This design comes from an exercise in tuning for a short achievable clock period and few clock cycles on the open sky130 flow, not from production work.
In this exercise RTL edits were held to simulation tests only and were not proved equivalent to the original.
Some runs may be left out. An edit can pass the tests and still lose a function that they never use.
No activity file was given, so power comes from the tool's default toggle rates.

### Cells colored by class, run 1

Drawn at 1 px/um.
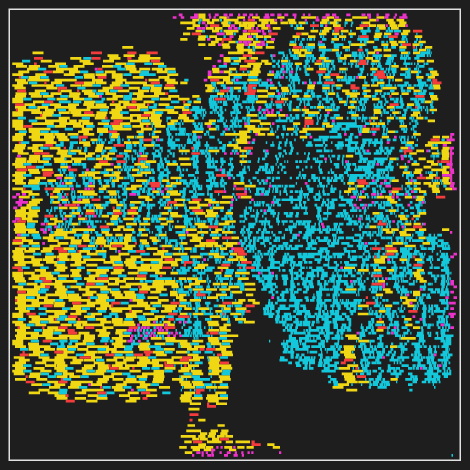
### Drive-strength map, run 1

Drawn at 1.5 px/um.
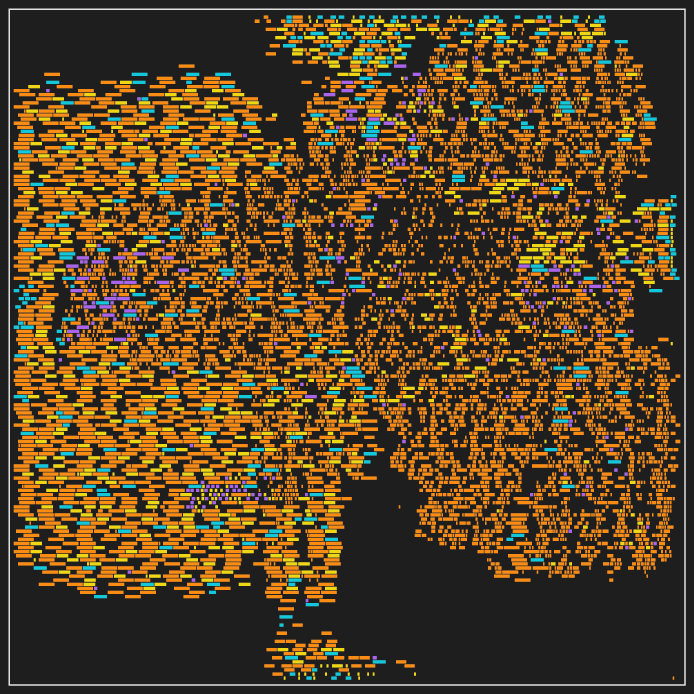
### Clock distribution, run 1

Drawn at 1 px/um.
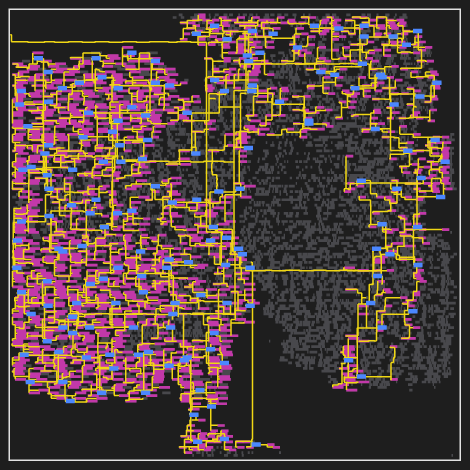
## flow/design.v in outline (module list and top-level ports)
// module Nbit_reg: 18 lines
// module gp1: 5 lines
// module gp4: 10 lines
// module cla16: 27 lines
// module gpn: 18 lines
// module lc4_divider: 24 lines
// module lc4_divider_one_iter: 20 lines
// module cla_input_rs: 8 lines
// module cla_input_rt: 21 lines
// module cla_input_ci: 8 lines
// module comparators: 17 lines
// module lc4_alu: 56 lines
// module lc4_decoder: 75 lines
// module lc4_regfile: 36 lines
// module lc4_processor: 208 lines
// module lc4_core: 469 lines
// module lc4_fadd: 29 lines
// module lc4_mul16: 42 lines
module lc4_core
   (input  wire        clk,
    input  wire        rst,
    output wire [15:0] o_cur_pc,
    input  wire [15:0] i_cur_insn,
    output wire [15:0] o_dmem_addr,
    input  wire [15:0] i_cur_dmem_data,
    output wire        o_dmem_we,
    output wire [15:0] o_dmem_towrite,
    output wire [1:0]  test_stall,
    output wire [15:0] test_cur_pc,
    output wire [15:0] test_cur_insn,
    output wire        test_regfile_we,
    output wire [2:0]  test_regfile_wsel,
    output wire [15:0] test_regfile_data,
    output wire        test_nzp_we,
    output wire [2:0]  test_nzp_new_bits,
    output wire        test_dmem_we,
    output wire [15:0] test_dmem_addr,
    output wire [15:0] test_dmem_data
    );
  // ...
==> flow/flow/run.sh <==
#!/bin/bash
set -euo pipefail
bash standard.sh SETUP_SLACK_MARGIN=30.8 SKIP_GATE_CLONING=1 MATCH_CELL_FOOTPRINT=0 finish > flow_make.log 2>&1
==> flow/standard.sh <==
#!/bin/bash
# synth_recipe.tcl (not shown) runs the flow's synth.tcl, then flattens the netlist and writes it again
# the make line also repeats each setting of config.mk as NAME=value (left out here)
make -C /OpenROAD-flow-scripts/flow DESIGN_CONFIG=/design/flow/config.mk WORK_HOME=/design/flow/orfs CLKGATE_MAP_FILE= SYNTH_SCRIPT=/design/flow/synth_recipe.tcl "${@:-finish}"
==> flow/config.mk <==
export PLATFORM = sky130hd
export DESIGN_NAME = lc4_core
export DESIGN_NICKNAME = lc4_core
export VERILOG_FILES = /design/flow/design.v
export SDC_FILE = /design/flow/constraint.sdc
export NUM_CORES = 4
export LEC_CHECK = 0
export CAP_MARGIN = 20
export CORE_MARGIN = 2
export CORE_UTILIZATION = 40
export SLEW_MARGIN = 20
==> flow/constraint.sdc <==
create_clock -name core_clock -period 40.0 [get_ports {clk}]
set_input_delay 8.0000 -clock core_clock [delete_from_list [all_inputs] [get_ports {clk}]]
set_output_delay 8.0000 -clock core_clock [all_outputs]
set_load 0.01 [all_outputs]
==> results.txt, run 1 <==
Outcome:
- The run finished with no timing, DRC or antenna violations.

Synth:
- Yosys mapped a number of flops with a built-in enable equal to 878.
- The cell count after synthesis came out at 7090.
- The most used flip-flop cell after synthesis is edfxtp_1.
- The post-synthesis net count is 7497.
- The synthesized design devotes to its leading area cell type 33.2% of total area.
- Of the synthesized area, sequential elements account for 49.4%.
- In this run the cell area of the synthesized design comes to 0.0794 sq mm.
- The cell type with the largest total area after synthesis is edfxtp_1.
- A synthesized cell averages 11.2 sq um.
- The Yosys step of the flow raised 5 warnings.
- After synthesis, the most frequently instantiated cells are 878 x edfxtp_1, 753 x nand2_1, 642 x dfxtp_1.
- Synthesis instantiated 121 different standard cells from the library.
- Counting flops and latches in the post-synthesis netlist gives 1520.

Setup path:
- The number of buffers and inverters on the critical path is 1.
- For the worst flop-to-flop path, the logic depth is 20.
- Along the worst path, the maximum fanout reaches 2.
- The cell with the biggest individual delay on the critical path is dfxtp_4.
- The register-to-register setup slack is 31.13 ns.
- Traced cell by cell, the critical path runs through buf_6.
- In this design, the largest share of critical-path delay is due to flip-flops.
- The critical path is of the reg -> out type.

Floorplan:
- The width of the chip is 450 um.
- From bottom edge to top edge, the die measures 450 um.

Pwr:
- The leakage power of the design is 32.9 nW.
- The power dissipated in the clock network is 1.54 mW.
- The power drawn by the combinational cells is 1.98 mW.
- Per report_power, the clock group accounts for 28.5% of the total.
- The total internal power is 3.40 mW.
- For the sequential group, total power comes out at 1.88 mW.
- In this run the power density over the cells is 60.1 mW/mm^2.

STA:
- Static timing analysis puts the maximum clock frequency at 107 MHz.
- The total of endpoints with negative setup slack in the final report is 0.
- The count of final max-slew check failures is 0.
- The minimum clock period is 9.33 ns.
- In the finished design, the share of the clock period the worst path needs comes to 23.3%.
- Setup repair after global routing could not meet its margin everywhere.
- The worst pin sits at a relative slew slack of 12.0%.
- The transition time at the pin with the least slew margin is 1.29 ns.
- The setup clock skew after layout is 0.0621 ns.
- The final hold violation count is 0.

Global route:
- The number of antenna violations at the first check in global routing was 4.
- The total congestion overflow is 0.
- The first global-routing pass estimated 409000 um of wire.
- The combined global-route utilization of all metal layers is 27.3%.
- The number of global-route vias before repair is 58300.
- The largest net degree at the start of global routing is 126.

Drt:
- For this run, design rule violations remaining after detail routing come to 0.
- After the first detailed-routing iteration, the DRC count stood at 7757.
- The count of nets left with antenna violations once routing finished came out at 0.
- The first TritonRoute pass finished after 8 iterations.
- The wire length per cell is 28.3 um.
- Routed signal wires occupy layers up through met4.
- The routed length on met2 is 127000 um.
- For this block, wires on met1 add up to 114000 um.

Layout:
- The number of filler cells placed in the layout is 18100.
- After the last flow step, the layout net total stands at 7608.

Place:
- The routability-driven placement congestion ratio is 1.01.
- The half-perimeter wire length after placement is 195000 um.
- The placed instance count is 9657.
- The number of buffers inserted by port buffering is 172.

CTS:
- The number of buffers added to fix hold violations after cts is 0.
- Clock-pin slew was measured on the worst setup and hold paths at 0.06 ns.
- The H-tree was split into 4 levels.
- The CTS tree is built.
- The clock tree root driver cell is clkbuf_16.

Hold path:
- The worst hold path stage count is 0.
- The path category of the worst min-delay check is reg -> reg.
Testbench counts for the RTL of run 1, summed over its fixed seeds: cycles 52,971.
Notes on 'Cells colored by class' above:
other buffers and delay cells -> magenta  # cells 372
all other logic -> cyan  # cells 5144
flops -> yellow  # cells 1520
clock drivers and dummy loads -> red  # cells 300
area of the core region: 0.197 sq mm
Core Rows: 163
post-route cell area: 0.0898 sq mm
Final Core Density: 45.6%
sequential share of cell area: 43.9%

Notes on 'Drive-strength map' above:
drive 2 -> yellow  # cells 692, share 9.4%
drive 3 to 4 -> purple  # cells 250, share 3.4%
drive 6 and up -> cyan  # cells 297, share 4.0%
drive 1 or less -> orange  # cells 6097, share 83%
Worst Setup Slack, final: 30.67 ns
bufs w/o clock: 372
area growth from synthesis to layout: 13.2%

Notes on 'Clock distribution' above:
cells driving clock nets -> blue  # count 163
flip-flops -> magenta  # count 1520
clock wires -> yellow  # length 19100 um
flops lie = all over the die

==> run 1: routing by layer <==
metal / track usage [%] / up-vias
met3: 5.24 / 654
met5: 0 / -
met4: 12.3 / 0
met1: 37.1 / 30400
met2: 42.1 / 3347
li1: - / 26500
==> run 1: what timing repair did <==
action,in CTS,in global routing
endpoints found under the hold margin,0,0
setup buffers,17,2
resized for setup,549,60
cloned,0,0
endpoints found under the setup margin,139,155
==> run 1: area by class of cell <==
cell class              count  area, sq um  area share [%]
clock inverters            84          962            1.07
multi-input cells        4840        37400            41.7
well taps                2640         3300            3.68
repair buffers            372         3060            3.41
clock buffers             216         4510            5.02
diodes                      3         7.51         0.00836
inverters                 304         1150            1.28
flip-flops and latches   1520        39400            43.9
==> run 1: placed cells by master (no fill, tap or decap), types with 79 or more instances in the layout <==
master / instances
edfxtp_1: 878
nand2_1: 753
dfxtp_1: 539
nor2_1: 490
a21oi_1: 474
ha_1: 327
mux4_2: 297
o21ai_0: 283
inv_1: 278
xnor2_1: 250
mux2i_1: 225
buf_4: 199
clkbuf_16: 164
nand3_1: 132
a22oi_1: 108
nor3_1: 102
a211oi_1: 83
buf_6: 83
dfxtp_2: 82
xor2_1: 79
==> run 1: kinds of logic (layout without fill, tap and decap cells) <==
logic type | after synthesis | count (layout) | share of synthesized area (%)
compound gates | 1637 | 1637 | 13.5
xor+xnor | 332 | 332 | 3.69
simple gates | 1888 | 1888 | 10.7
buf+inv | 730 | 976 | 3.73
fa+ha+maj | 374 | 374 | 6.33
mux | 608 | 608 | 12.6
flops | 1520 | 1520 | 49.4
other cells | 1 | 4 | 0.00472
==> run 1: per-stage QoR <==
| step | util [%] | worst slack [ns] | hold slack [ns] | instance area (sq um) | total power [mW] |
|---|---|---|---|---|---|
| finish | 45.6 | 30.67 | 0.320 | 89800 | 5.40 |
| global placement | 42.7 | 30.84 | 0.317 | 84200 | 3.82 |
| detailed placement | 42.7 | 30.82 | 0.312 | 84200 | 3.82 |
| global route | 45.5 | 30.64 | 0.328 | 89800 | 5.64 |
| floorplan | - | 31.50 | 0.310 | 79400 | 3.18 |
| CTS | 45.4 | 30.63 | 0.320 | 89600 | 5.37 |
--- run 2 (diff from run 1) ---
--- a/flow/design.v
+++ b/flow/design.v
@@ -599,5 +599,5 @@
    reg        skid_v, skid_phit;
    reg [1:0]  skid_pctr;
-   localparam BL = 5;
+   localparam BL = 6;
    localparam BN = 1 << BL;
    reg [15:0] btb_tgt [0:BN-1];
### Critical path on the layout, run 2

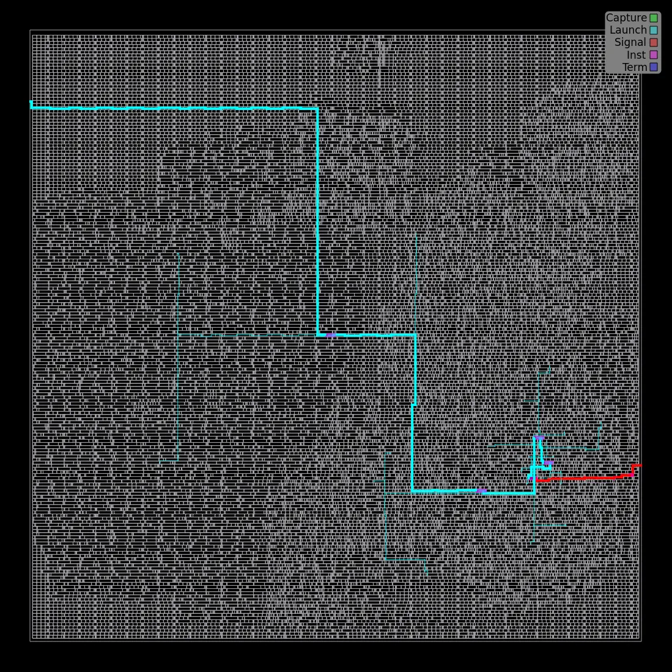
post-route minimum period: 9.42 ns
Final Core Density: 45.9%
post-route insts no fill: 12900
Worst Setup Slack, final: 30.58 ns
final-layout setup total negative slack: 0 ns

### Cells colored by class, run 2

Drawn at 1 px/um.
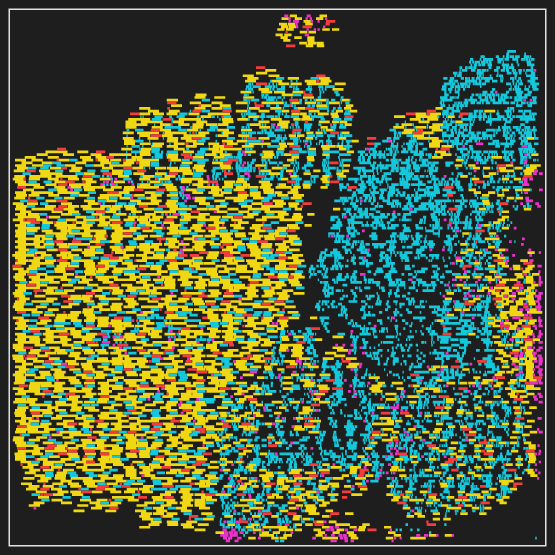
clock drivers and dummy loads -> red  # cells 473
other buffers and delay cells -> magenta  # cells 480
all other logic -> cyan  # cells 5779
flops -> yellow  # cells 2388
Core Rows: 194
sequential share of cell area: 50.7%

==> results.txt, run 2 <==
Setup path:
- The cell count of the worst reg-to-reg path is 24.
- The worst setup path is launched from a flip-flop.
- In this design, the stage delay of the slowest critical-path cell is 0.37 ns.
- The critical setup path kind is reg -> out.
- The maximum net fanout on the critical path is 1.
- STA puts the critical path data required time at 32.00 ns.
- The slowest stage of the critical path is the dfxtp_2 cell.
- The register-to-register setup slack is 31.28 ns.
- Data arrives at the worst endpoint at 1.42 ns.
- Traced cell by cell, the critical path runs through inv_2, buf_6.
- STA classifies the critical path endpoint as a primary output.

Layout:
- The number of nets at the end of the flow is 9321.
- Relative to the synthesized area, the layout overhead comes to 13.9%.
- The library cell used most frequently in the layout, excluding fill and tap cells, is edfxtp_1.
- The flip-flop count of the largest register after layout is 1024.
- The share of post-route cells with drive strength above 1 is 19.4%.
- The number of filler cells placed in the layout is 24800.
- The library cells used most frequently in the layout, excluding fill and tap cells, are 1710 x edfxtp_1, 921 x nand2_1, 602 x mux4_2.

Synth:
- Yosys printed 5 warnings.
- The dominant register cell in the synthesized netlist is edfxtp_1.
- By area the synthesized netlist is led by edfxtp_1 46%, dfxtp_1 12%, mux4_2 12%.
- The post-synthesis cell count is 8675.
- Yosys mapped a number of flops with a built-in enable equal to 1710.
- Sorting the synthesized cells by how often they occur yields 1710 x edfxtp_1, 921 x nand2_1, 678 x dfxtp_1.
- The number of synthesized register bits is 2388.
- The post-synthesis net count is 9082.
- The dominant cell by count in the synthesized netlist is edfxtp_1.
- Counting distinct cell types in the post-synthesis netlist gives 97.
- The portion of the post-synthesis area used by sequential elements is 57.6%.
- Summing every instance area after synthesis gives 0.113 sq mm.
- The top-area cell type share of the netlist area is 45.5%.
- Counting flops with an async set or reset pin after synthesis yields a share of 0%.
- Each instance of the synthesized netlist takes up on average 13.0 sq um.
- The cell type with the largest total area after synthesis is edfxtp_1.

Pwr:
- The peak supply drop is 0.0000886 V.
- The leakage power of the design is 44.3 nW.
- The ratio of total power to cell area is 60.9 mW/mm^2.

CTS:
- The clock net in this run drives a total of 2388 sinks.
- The root buffer cell chosen for the clock tree is clkbuf_16.
- Clock-pin slew was measured on the worst setup and hold paths at 0.07 ns.
- The number of buffers created by CTS is 265.
- The clock passes through at most 4 buffers.
- The count of H-tree levels built during CTS is 5.
- The CTS tree is built.

Global route:
- The global-route wire length before repair is 545000 um.
- Global routing consumed, over all layers together, 26.1% of the routing resources.
- The largest net degree at the start of global routing is 97.
- The total congestion overflow is 0.
- The number of antenna violations at the first check in global routing came to 19.
- The number of global-route vias before repair is 75500.

Hold path:
- The worst hold path stage count is 0.
- The path category of the worst min-delay check is reg -> reg.

Place:
- The wire-length estimate of the detail-placed layout is 257000 um.
- The routability-driven placement congestion ratio is 0.957.
- The number of buffers inserted by port buffering is 172.

Floorplan:
- 174 I/O pins were placed.
- The floorplan die area is 0.286 sq mm.
- The floorplan step defined a core boundary enclosing 0.280 sq mm.
- The width of the chip is 535 um.
- The die extent in y is 535 um.
- The initial cell density of the core is 40.3%.

Drt:
- For this run, design rule violations remaining after detail routing come to 0.
- The number of nets with antenna violations after detailed routing is 0.
- The wire length per cell is 29.6 um.
- The number of detailed-route iterations in the first pass is 8.
- The final wirelength is 381000 um.
- The via count of the routed design is 77100.
- In the routed layout, each cell is associated on average with a via count of 5.99.
- The first routing iteration left 9223 violations.

STA:
- Setup repair after global routing could not meet its margin everywhere.
- The relative max-transition margin is 15.7%.
- The final period utilization is 23.5%.
- The count of final max-slew check failures is 0.
- Final hold analysis gives a worst-case slack of 0.323 ns.
- At the pin with the least slew margin, the transition time is 1.25 ns.
- The final hold violation count came to 0.
- The maximum achievable frequency is 106 MHz.
- Setup violations remaining at the end of the flow were counted as 0.

Outcome:
- The flow ran to the end and the layout has no timing, DRC or antenna violations.

Job:
- The reported max-cap violation count is 0.
Testbench counts for the RTL of run 2, summed over its fixed seeds: cycles 52,563.
### Clock distribution, run 2

Drawn at 1 px/um.
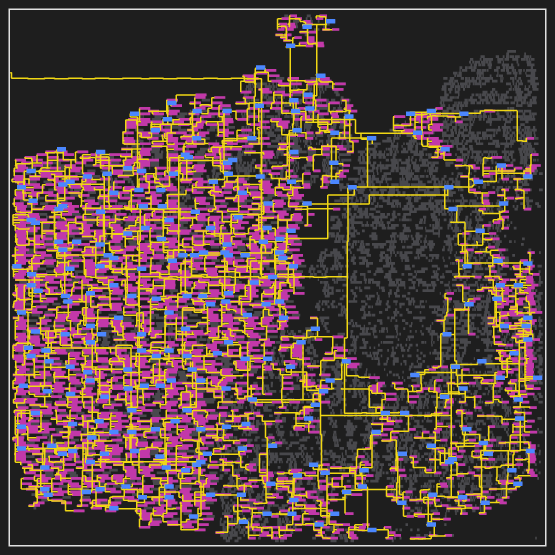
clock wires -> yellow  # length 29.8 mm
cells driving clock nets -> blue  # count 265
flip-flops -> magenta  # count 2388
flops lie = all over the die
clock latency at the later pin of the worst-skew pair: 0.89 ns
Clock Skews: 0.0731 ns

==> run 2: cell count changes after synthesis, moves of 27 or more <==
cell and delta:
edfxtp_1 +832, nor2_1 +116, nand2_1 +168, o21ai_0 +108, a211oi_1 -40, clkbuf_1 +94
mux4_2 +305, buf_1 +27, a21oi_1 +79, dfxtp_1 +36, mux2i_1 -28
==> run 2: power by group <==
group / switching [mW] / leakage [nW] / internal [mW]
clock: 1.02 / 4.13 / 1.37
sequential: 0.114 / 21.4 / 2.80
combinational: 1.55 / 18.7 / 0.961
==> run 2: timing repair <==
action / in CTS / in global routing
resized for setup: 544 / 70
setup buffers: 16 / 8
hold endpoints to repair: 0 / 0
hold buffers: 0 / 0
endpoints found under the setup margin: 139 / 189
==> run 2: through the flow <==
step / std cells / utilization [%] / area (sq um) / total power [mW] / worst slack (ns)
finish: 12900 / 45.9 / 128000 / 7.82 / 30.58
global placement: 12300 / 42.8 / 120000 / 5.39 / 30.60
detailed placement: 12300 / 42.8 / 120000 / 5.40 / 30.61
floorplan: 8675 / - / 113000 / 4.51 / 31.25
CTS: 12800 / 45.7 / 128000 / 7.79 / 30.54
global route: 12900 / 45.9 / 128000 / 8.14 / 30.56
==> run 2: logic make-up (layout without fill, tap and decap cells) <==
group,Yosys count,count (layout),synth area share [%]
AOI/OAI and AO/OA,1734,1734,9.72
adders and majority gates,374,374,4.45
buffers and inverters,799,1244,2.73
other,1,24,0.00333
DFF,2388,2388,57.6
and+or+nand+nor,2179,2179,8.45
muxes,861,861,14.4
xor gates and xnor gates,339,339,2.63
==> run 2: cell type report <==
type	instances	area (sq um)	share of cell area, %
clock buffers	339	7250	5.64
well taps	3724	4660	3.63
multi-input cells	5488	45100	35.1
flip-flops and latches	2388	65200	50.7
inverters	291	1090	0.853
clock inverters	134	1190	0.925
repair buffers	480	3910	3.04
diodes	23	57.6	0.0448
==> run 2: critical path: cells and delay by family, from the launching register on <==
family | cells | cell delay [ns]
buffers and inverters | 2 | 0.16
DFF | 1 | 0.37
==> run 2: per-layer routing <==
| layer | GRT usage (%) | wire [um] | vias to the layer above |
|---|---|---|---|
| li1 | - | - | 33300 |
| met1 | 34.2 | 150000 | 39200 |
| met2 | 42.4 | 180000 | 3729 |
| met3 | 4.14 | 29900 | 822 |
| met4 | 12.5 | 20800 | 10 |
| met5 | 0 | 61 | - |
--- run 3 (diff from run 2) ---
--- a/flow/design.v
+++ b/flow/design.v
@@ -599,5 +599,5 @@
    reg        skid_v, skid_phit;
    reg [1:0]  skid_pctr;
-   localparam BL = 6;
+   localparam BL = 4;
    localparam BN = 1 << BL;
    reg [15:0] btb_tgt [0:BN-1];
==> flow/flow/run.sh (replaced) <==
#!/bin/bash
set -euo pipefail
bash standard.sh SETUP_SLACK_MARGIN=31.2 GPL_TIMING_DRIVEN=1 SKIP_GATE_CLONING=1 MATCH_CELL_FOOTPRINT=0 finish > flow_make.log 2>&1
### Critical path on the layout, run 3

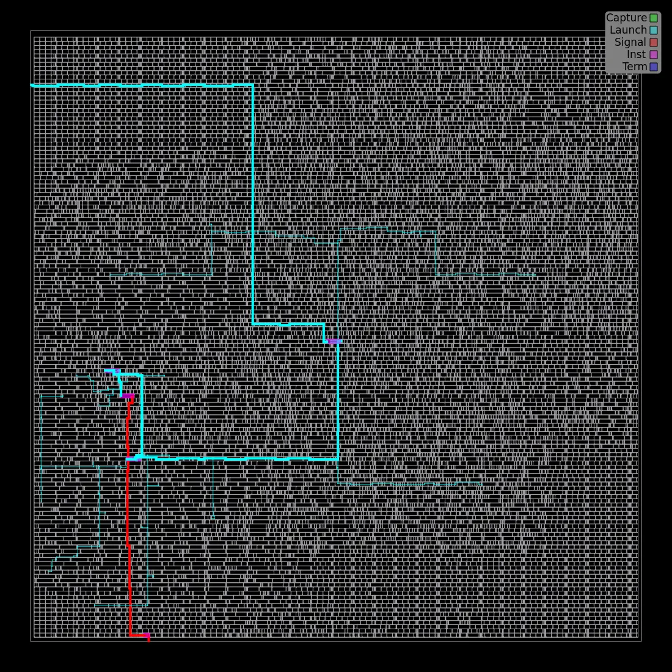
post-route insts no fill: 8428
Worst Setup Slack, final: 30.68 ns
Final Core Density: 46.0%

### Clock distribution, run 3

Drawn at 1 px/um.
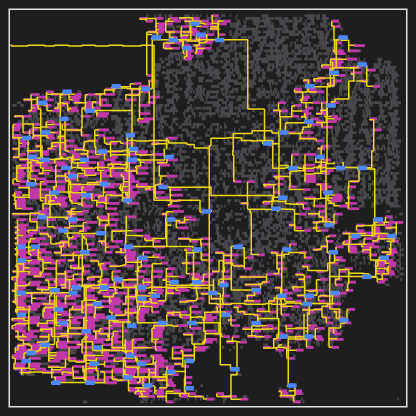
cells driving clock nets -> blue  # count 115
clock wires -> yellow  # length 14300 um
flip-flops -> magenta  # count 1100
flops lie = all over the die
clock latency at the later pin of the worst-skew pair: 0.81 ns
proportion of power drawn by the clock network: 26.0%
Clock Skews: 0.0715 ns
clock distribution power: 1.14 mW

==> results.txt, run 3 <==
Outcome:
- The run finished with no timing, DRC or antenna violations.

Floorplan:
- The top-level I/O count is 174.
- In this run the vertical extent of the chip is 396 um.
- The width of the chip is 396 um.
- The number of core rows is 143.
- The floorplan die area is 0.157 sq mm.
- For this configuration, the core starts out at a cell density of 40.4%.

Setup path:
- STA classifies the critical path startpoint as a flip-flop.
- The critical path is of the reg -> out type.
- In this run the number of cells on the critical path is 1.
- STA puts the critical path data required time at 32.00 ns.
- In this run the worst path has a maximum fanout of 2.
- The sum of buffers and inverters on the critical path is 1.
- The critical path goes through buf_6.
- The cell type group with the largest total delay on the critical path is flip-flops.
- The cell with the biggest individual delay on the critical path is dfxtp_4.
- The cell count of the worst reg-to-reg path is 23.
- STA puts the critical path data arrival time at 1.32 ns.
- The delay of the slowest cell on the worst path is 0.39 ns.
- For flop-to-flop paths, the worst setup slack is 31.42 ns.
- STA classifies the critical path endpoint as a primary output.

Layout:
- The library cell used most frequently in the layout, excluding fill and tap cells, is nand2_1.
- The final standard cell area without fillers is 0.0700 sq mm.
- The multi-input gate area in the final layout is 0.0325 sq mm.
- The number of filler cells placed in the layout is 14300.
- Compared with the post-synthesis result, the final layout area differs by 13.9%.
- The register with the most flip-flops in the layout has 256 of them.
- The number of nets at the end of the flow is 6698.
- Cells with a size suffix above 1 make up 14.7% of the layout.
- The area used by sequential logic in the layout is 0.0270 sq mm.
- Leaving out fill and tap cells, the most frequent cells in the layout are 774 x nand2_1, 535 x dfxtp_1, 511 x a21oi_1.

CTS:
- Clock-pin slew was measured on the worst setup and hold paths at 0.06 ns.
- The number of buffers added to fix hold violations after cts is 0.
- The tree is rooted in a clkbuf_16.
- The CTS tree is built.
- The tree built by TritonCTS fans out to 1100 sinks.
- The maximum root-to-sink buffer count is 3.
- The count of H-tree levels built during CTS is 3.
- The number of clock buffers added by TritonCTS is 115.

STA:
- Headroom to the max-slew limit came out at 14.7%.
- The count of final max-slew check failures is 0.
- The final hold violation count came to 0.
- The minimum clock period is 9.32 ns.
- In the finished design, the share of the clock period the worst path needs comes to 23.3%.
- Setup violations remaining at the end of the flow were counted as 0.
- In the final timing run, aggregate negative setup slack is 0 ns.
- Derived from the worst setup path, the maximum achievable clock frequency is 107 MHz.
- Setup repair after global routing could not meet its margin everywhere.
- For the pin with the worst max-slew slack, the measured transition is 1.27 ns.

Synth:
- For this run, the register share of the synthesized area comes to 43.6%.
- By area the synthesized netlist is led by edfxtp_1 23%, dfxtp_1 20%, ha_1 6.7%.
- The arithmetic-cell share of the synthesized area counting full adders, half adders and majority gates is 8.18%.
- The post-synthesis cell count is 6194.
- In the synthesized netlist the dominant register cell turns out to be dfxtp_1.
- The dominant combinational cell family by area after synthesis is compound AO/OA/AOI/OAI gates.
- The count of flip-flops with a built-in enable after synthesis is 478.
- The cell area that synthesis handed to floorplanning was 0.0614 sq mm.
- When the netlist entered floorplanning its net count stood at 6602.
- The top-area cell type share of the netlist area is 23.4%.
- The fraction of the mapped netlist area in simple logic gates is 12.6%.
- The average cell area after synthesis is 9.92 sq um.
- The portion of synthesized area spent on multiplexers is 10.8%.
- Counting distinct cell types in the post-synthesis netlist gives 96.
- The number of synthesized register bits is 1100.
- edfxtp_1 takes more of the synthesized area than any other cell.
- In the synthesized netlist, the cells that appear most often are 777 x nand2_1, 622 x dfxtp_1, 518 x a21oi_1.
- By instance count, the leading cell after synthesis is nand2_1.
- The number of synthesis warnings is 5.
- The post-synthesis compound-gate area fraction is 16.0%.
- Of all flip-flops after synthesis, the portion carrying an async set or reset was 0%.
- Of the total synthesized cell area, the portion taken by XOR and XNOR cells is 4.75%.

Job:
- The reported max-cap violation count is 0.

Drt:
- The wire length per cell is 27.5 um.
- Using the TritonRoute via totals, the vias-per-cell ratio works out to 6.04.
- For this block, the routed nets add up to 231000 um of wire.
- The first detailed-routing pass ran for 8 iterations.
- The violation count after the first detailed-routing iteration is 5886.
- The via count of the routed design is 50900.
- For this run, design rule violations remaining after detail routing come to 0.
- The number of nets with antenna violations after detailed routing is 0.

Global route:
- The number of antenna violations at the first check in global routing is 14.
- The global-route wire length before repair is 335000 um.
- The number of global-route vias before repair is 48700.
- Summed over all layers, the global routing overflow is 0.
- The combined global-route utilization of all metal layers is 28.7%.
- Entering global routing, the biggest net connects 173 pins.

Pwr:
- For this design the static power due to leakage is 26.5 nW.
- The peak supply drop is 0.0000497 V.
- The ratio of total power to cell area is 62.9 mW/mm^2.

Hold path:
- The worst hold path stage count is 0.
- The path category of the worst min-delay check is reg -> reg.

Place:
- In this run the tool buffered the top-level ports with 172 buffer cells.
- The worst-case setup slack after placement is 30.76 ns.
- The routability-driven placement congestion ratio is 0.995.
- Summing all placed instances gives a cell area of 0.0657 sq mm.
- The HPWL after detailed placement is 165000 um.
- The placed instance count is 8184.
Testbench counts for the RTL of run 3, summed over its fixed seeds: cycles 53,495.
### Placed standard cells, run 3

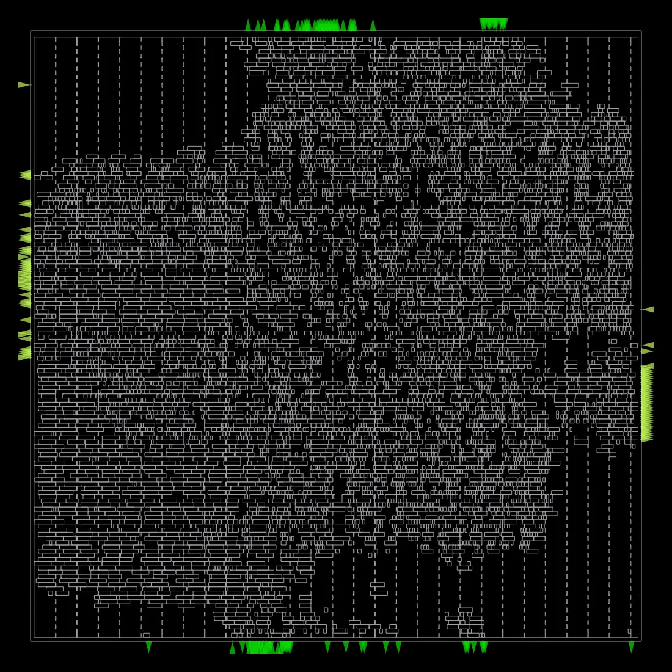
area of the core region: 0.152 sq mm
sequential share of cell area: 38.5%

run 3: changes by cell type in the layout (fill, tap and decap cells not counted), sizes merged, moves of 131 or more:
cell | before | now
nor2 | 641 | 422
nand2 | 921 | 777
mux4 | 602 | 169
buf | 447 | 316
clkbuf | 339 | 150
edfxtp | 1710 | 478
run 3: layout make-up:
class / instances / area share [%]
repair buffers: 349 / 4.11
well taps: 2030 / 3.63
flip-flops and latches: 1100 / 38.5
clock inverters: 70 / 1.17
clock buffers: 150 / 4.69
multi-input cells: 4449 / 46.4
inverters: 275 / 1.48
diodes: 5 / 0.0179
run 3: cells by family after synthesis:
| group | Yosys count |
|---|---|
| xor gates and xnor gates | 333 |
| adders and majority gates | 374 |
| muxes | 440 |
| other | 1 |
| DFF | 1100 |
| AOI/OAI and AO/OA | 1556 |
| and+or+nand+nor | 1745 |
| buffers and inverters | 645 |
run 3: power breakdown:
part | internal, mW | total (mW) | switching (mW)
registers | 1.28 | 1.37 | 0.0923
clock network | 0.646 | 1.14 | 0.498
logic | 0.723 | 1.89 | 1.16
run 3: timing repair:
item | 4_1_cts | 5_1_grt
pin swaps | 0 | 1
buffers inserted | 17 | 2
endpoints found under the setup margin | 148 | 202
resized for setup | 551 | 75
run 3: stage by stage:
stage / utilization, % / power, mW / hold WS, ns
final: 46.0 / 4.40 / 0.320
after global routing: 46.0 / 4.62 / 0.325
after CTS: 45.8 / 4.36 / 0.322
after detailed placement: 43.1 / 3.21 / 0.313
after global placement: 43.1 / 3.19 / 0.318
after floorplan: - / 2.61 / 0.310
run 3: layer usage:
metal	vias to the layer above	part of all wire [%]	wire (um)	GRT usage, %
met3	615	8.8	20500	5.95
met4	12	6.2	14300	15.2
li1	22700	-	-	-
met5	-	0.032	74	0
met2	2662	45	105000	45.3
met1	24900	40	91800	37.1
run 3: worst register-to-register path, stage by stage (launching register included):
cell        delay [ns]
dfxtp_2           0.31
buf_4             0.55
nand2b_1          0.37
and2_1            0.45
clkinvlp_4        0.51
ha_1              0.47
nand4_1           0.09
mux2i_1           0.24
o31ai_1           0.15
a41oi_1           0.43
o21ai_1           0.31
nand3b_1          0.27
a22oi_1           0.89
and3_1            0.38
nand2_1           0.12
a31oi_4           0.18
buf_4             0.42
mux2i_1           0.52
a221oi_1          0.24
and4b_1           0.29
a311oi_4          0.28
buf_4             0.45
mux2_2            0.40
o22a_1            0.19

[separate check: timing with driven ports]
The results above use ideal ports. As a check the final layouts listed here were re-extracted and re-timed, cells and wires unchanged. Step 1 (the two cells are an assumption about what drives the block):
set clk [get_ports {clk}]
set_driving_cell -lib_cell sky130_fd_sc_hd__clkbuf_16 $clk
set_driving_cell -lib_cell sky130_fd_sc_hd__buf_2 [delete_from_list [all_inputs] $clk]
Step 2 also shifts input and output timing later by t, the mid clock arrival at the registers, as if the neighbouring blocks saw the same clock. a / b / c = ideal ports / drivers / drivers and shift; a / b = the first two.
| run | t, ns | setup slack, ns | hold slack, ns | clock arrival spread, ns | worst register clock-pin slew, ns |
|---|---|---|---|---|---|
| run 1 | 0.891 | 30.673 / 30.591 / 30.792 | 0.320 / 0.320 / 0.320 | 0.068 / 0.068 | 0.07 / 0.07 |
| run 2 | 0.951 | 30.583 / 30.488 / 30.528 | 0.323 / 0.323 / 0.323 | 0.081 / 0.080 | 0.07 / 0.07 |
| run 3 | 0.858 | 30.685 / 30.604 / 30.722 | 0.320 / 0.320 / 0.320 | 0.079 / 0.078 | 0.07 / 0.07 |
After both steps setup and hold are still met in every run listed. The setup slack of run 2, which loses most, moves by -0.095 ns with the drivers and by -0.055 ns with both steps.
